Context: an optimization exercise on an open-source flow, tuned for small area, a short achievable clock period and few clock cycles per item. The choices shown serve that exercise and are no tape-out recipe. Function was checked by simulation only, so behaviour that the tests miss may differ from the original.

==> design.v <==
`timescale 1ns / 1ps
module counter(input clk, input rstn, input en,output reg [2:0] count,output reg count_full);
always@(posedge clk or negedge rstn) 
begin
    if(!rstn)
        count <= 8'h00;
    else if(en)
        count <= count + 1'b1;
    else 
        count <= count;    
end
always@(posedge clk or negedge rstn)
begin
    if(!rstn)
        count_full <= 1'b0;
    else if(count == 7)
        count_full <= 1'b1;
    else 
        count_full <= 1'b0;    
end
endmodule
`timescale 1ns / 1ps
module load_reg1(input clk,
                     input rstn, 
                     input load_start,
                     input load_mid, 
                     input [7:0] dividend,
                     input [7:0] divisor,
                     input [7:0] in_a,
                     input [7:0] in_q,
                     output reg [7:0] out_a,
                     output reg [7:0] out_q,
                     output reg [7:0] out_m);
         always@(posedge clk or negedge rstn)
         begin
            if(!rstn)
            begin
                out_a <= 8'h00;
                out_q <= 8'h00;
                out_m <= 8'h00;
            end
            else if(load_start)
            begin
                out_a <= 8'h00;
                out_q <= dividend;
                out_m <= divisor;
            end
            else if(load_mid)
            begin
                out_a <= in_a;
                out_q <= in_q;
                out_m <= out_m;
            end
            else 
            begin
                out_a <= out_a;
                out_q <= out_q;
                out_m <= out_m;
            end    
         end                 
endmodule
`timescale 1ns / 1ps
module lshift(input [7:0] a, input [7:0] q,output [8:0] out_a, output [7:0] out_q );
    assign {out_a,out_q} = {1'b0,a,q} << 1;
endmodule
`timescale 1ns / 1ps
module two_comp(input [8:0] a, input [7:0] m, output [9:0] out_sub );
    assign out_sub = {1'b0,a} + (~{2'b00,m} + 1'b1);
endmodule
`timescale 1ns / 1ps
module select_mux(input [7:0] a, input [7:0] b, input sel,output [7:0] out );
    assign out = sel ? a : b;
endmodule
`timescale 1ns / 1ps
module controller(input clk, input rstn, input start, input [7:0] divisor, input [7:0] dividend,
                  output ready, output reg done,
                  output reg [7:0] quotient, output reg [7:0] remainder );
parameter s0 = 2'b00, s1 = 2'b01, s2 = 2'b10, s3 = 2'b11;
reg load_start,load_mid,en;
wire count_full;
wire [2:0] count;
wire [8:0] ls_a;
wire [7:0] ls_q;
wire [7:0] out_a,out_q,out_m;
wire [7:0] out_q1,out_a1;
wire [9:0] out_sub;
reg [1:0] state,next_state;
load_reg1 one(clk,rstn,load_start,load_mid,dividend,divisor,out_a1,out_q1,out_a,out_q,out_m);
lshift two(out_a,out_q,ls_a,ls_q );
two_comp three(ls_a,out_m,out_sub );
counter four(clk,rstn,en,count,count_full);
select_mux five({ls_q[7:1],1'b0},{ls_q[7:1],1'b1},out_sub[9],out_q1); 
select_mux six(ls_a[7:0],out_sub[7:0],out_sub[9],out_a1); 
assign ready = (state == s0);
always@(posedge clk or negedge rstn)
begin
    if(!rstn)
        state <= s0;
    else
        state <= next_state;
end
always@(posedge clk or negedge rstn)
begin
    if(!rstn)
    begin
        quotient  <= 8'h00;
        remainder <= 8'h00;
        done      <= 1'b0;
    end
    else if(state == s3)
    begin
        quotient  <= out_q;
        remainder <= out_a;
        done      <= 1'b1;
    end
    else
        done      <= 1'b0;
end
always@(*)
begin
    load_start = 1'b0;
    load_mid = 1'b0;
    en = 1'b0;
    next_state = state;
    case(state)
        s0  :   begin
                   if(start)
                   begin
                       load_start = 1'b1;
                       next_state = s2;
                   end
                end
        s1  :   begin
                   next_state = s0;
                end
        s2 :    begin
                    if(count_full)
                    begin
                        next_state = s3;
                    end
                    else
                    begin
                        next_state = s2;
                        load_mid = 1'b1;
                        en = 1'b1;
                    end
                end
        s3  :   begin
                   next_state = s0;
                end
    endcase
end
endmodule
==> run.sh <==
#!/bin/bash
# synth_recipe.tcl (not shown) runs the flow's synth.tcl, then flattens the netlist and writes it again
# the make line also repeats each setting of config.mk as NAME=value (left out here)
make -C /OpenROAD-flow-scripts/flow DESIGN_CONFIG=/design/flow/config.mk WORK_HOME=/design/flow/orfs CLKGATE_MAP_FILE= SYNTH_SCRIPT=/design/flow/synth_recipe.tcl finish
==> config.mk <==
export PLATFORM = sky130hd
export DESIGN_NAME = controller
export DESIGN_NICKNAME = controller
export VERILOG_FILES = /design/flow/design.v
export SDC_FILE = /design/flow/constraint.sdc
export NUM_CORES = 4
export LEC_CHECK = 0
export CAP_MARGIN = 20
export CORE_MARGIN = 2
export CORE_UTILIZATION = 40
export SLEW_MARGIN = 20
==> constraint.sdc <==
create_clock -name core_clock -period 5.0 [get_ports {clk}]
set_input_delay 1.0000 -clock core_clock [delete_from_list [all_inputs] [get_ports {clk}]]
set_output_delay 1.0000 -clock core_clock [all_outputs]
set_load 0.01 [all_outputs]
### Cells colored by class

(4 px per µm)
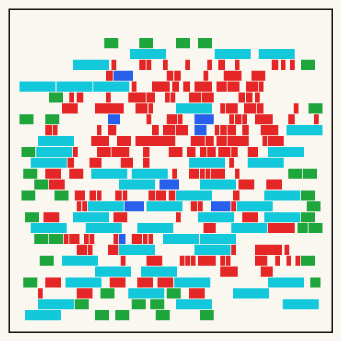
legend:
  red:
    class: all other logic
    cells: 159
    share_of_their_area: 40%
  green:
    class: other buffers and delay cells
    cells: 37
    share_of_their_area: 13%
  blue:
    class: clock drivers and dummy loads
    cells: 8
    share_of_their_area: 3.3%
  cyan:
    class: flops
    cells: 47
    share_of_their_area: 43%

### The clock tree on the layout

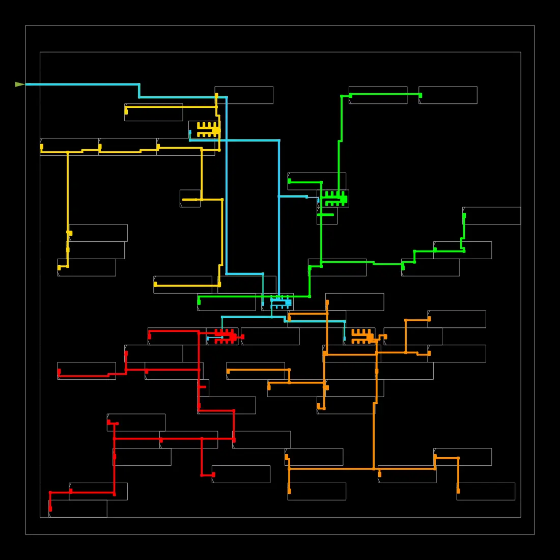
Clock Sinks: 47
htree depth: 2
CTS root buffer: clkbuf_8
sequential cells: 47
cts bufs inserted: 5

### Sequential cells colored by netlist name

(8 px per µm) Other sequential cells in the stronger gray, the rest of the logic in the fainter gray.
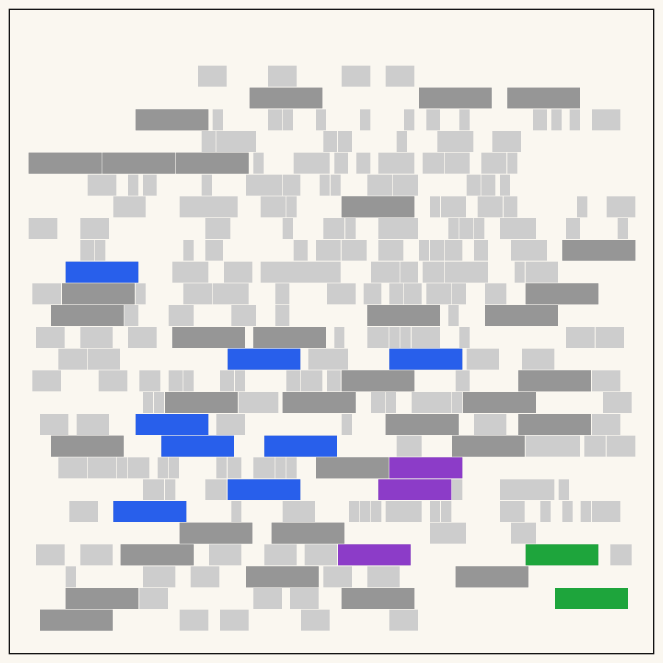
legend:
  green:
    name_in_the_netlist: state
    placed_flops: 2
  purple:
    name_in_the_netlist: four.count
    placed_flops: 3
  blue:
    name_in_the_netlist: one.out_q
    placed_flops: 8
not colored: 34

### Clock wiring as the flow saved it

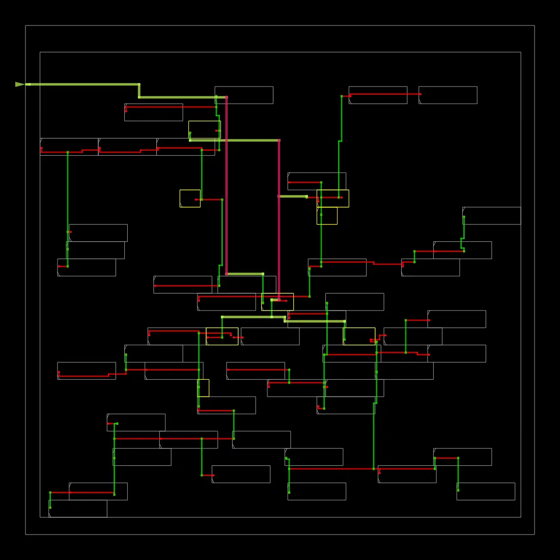
clock skew: 0.00745 ns
Clk Latency, worst-skew pair: 0.31 ns

==> flow_metrics.py <==
metrics = {
    "layout": {
        "stdcell_area_um2": 2820,
        "nonClkBufAreaFrac_pct": 13.0,
        "area_growth_pct": 20.9,
        "layout_commonest_cell": "dfrtp_1",
        "clkbuf_count": 5,
        "multi_input_area_um2": 1050,
    },
    "grt": {
        "track_usage_pct": 16.0,
        "overflow": 0,
        "antenna_found_initial": 0,
        "met2_usage_pct": 24.7,
        "grt_pass1_vias": 1594,
        "met1_usage_pct": 21.8,
    },
    "sta": {
        "fmax_ghz": 0.386,
        "tightestPinTransition_ns": 0.842,
        "timing_hold_violations_final": 0,
        "tns_ns": 0,
        "setup_viol_count_final": 0,
        "slew_headroom_pct": 43.6,
        "slew_viol_final": 0,
        "finalCriticalPeriod_ns": 2.59,
    },
    "worst_setup_path": {
        "cp.depth": 7,
        "cpMaxStageDelayCell": "nor2_1",
        "r2r_cells": 6,
        "cp_max_fo": 27,
        "worstPathRequired_ns": 5.25,
        "timing.rr.end": "one.out_a[4]",
        "crit_type": "in2reg",
        "critPathBufInv": 2,
    },
    "yosys": {
        "syn_avg_cell_area_um2": 10.8,
        "synth_fa_ha_area_share_pct": 6.22,
        "synth_top_area_share_pct": 50.4,
        "synth_compound_area_share_pct": 13.5,
        "ys.flop_type": "dfrtp_1",
        "synthCells": 216,
        "synth.most_common_cell": "dfrtp_1",
        "synth_nets": 246,
        "async_flop_share_pct": 100,
    },
    "hold_path": {
        "hold_path_end": "four.count[0]",
    },
    "clocking": {
        "cts.clk_slew.worst_paths_ns": 0.10,
        "post-cts-setup-buffers": 0,
        "cts.repair.resized": 0,
    },
    "run_status": {
        "status": "complete, no violations",
    },
    "detailed_routing": {
        "ant_nets": 0,
        "top_layer": "met4",
        "drt-pass1-iter-count": 4,
        "drt_first_iter_violations": 56,
        "m1WireLength_mm": 2.23,
        "wl_per_cell_um": 14.4,
        "wl_met2_mm": 2.13,
    },
    "floorplanning": {
        "die_h_um": 80.4,
        "taps": 72,
        "core_area_um2": 5570,
    },
    "power_and_ir_drop": {
        "finalPower_uw": 2240,
        "internal_power_uw": 1300,
        "pg_comb_uw": 1290,
        "clkPwrFrac_pct": 10.7,
        "p_clk_uw": 240,
    },
    "place": {
        "dp_cells": 315,
        "pre_cts_slack_ns": 2.12,
        "port_buffers": 36,
    },
}
Testbench counts, summed over its fixed seeds: cycles 52,800, items 4,800.

re-timing with driven ports:
No port has a modelled driver above. Below, the same layout with a new extraction and two added sets of constraints.
Step 1, drivers: a clkbuf_16 drives clk and a buf_2 each remaining input, both assumed.
Step 2 times the ports against the registers' clock, not the clock port: input delays grow and output delays shrink by t, the midpoint of the rising clock arrivals with the driver on.
Slacks: no drivers / after step 1 / after step 2; pairs: no drivers / after step 1.
shift t [ns]: 0.331
setup WS [ns]: 2.408 / 2.415 / 2.084
worst setup path at the end: input to register
worst register clock-pin slew, ns: 0.10 / 0.10
After both steps this run still meets setup and hold. For this run, drivers alone change the setup slack by +0.007 ns; drivers and shift together by -0.324 ns.
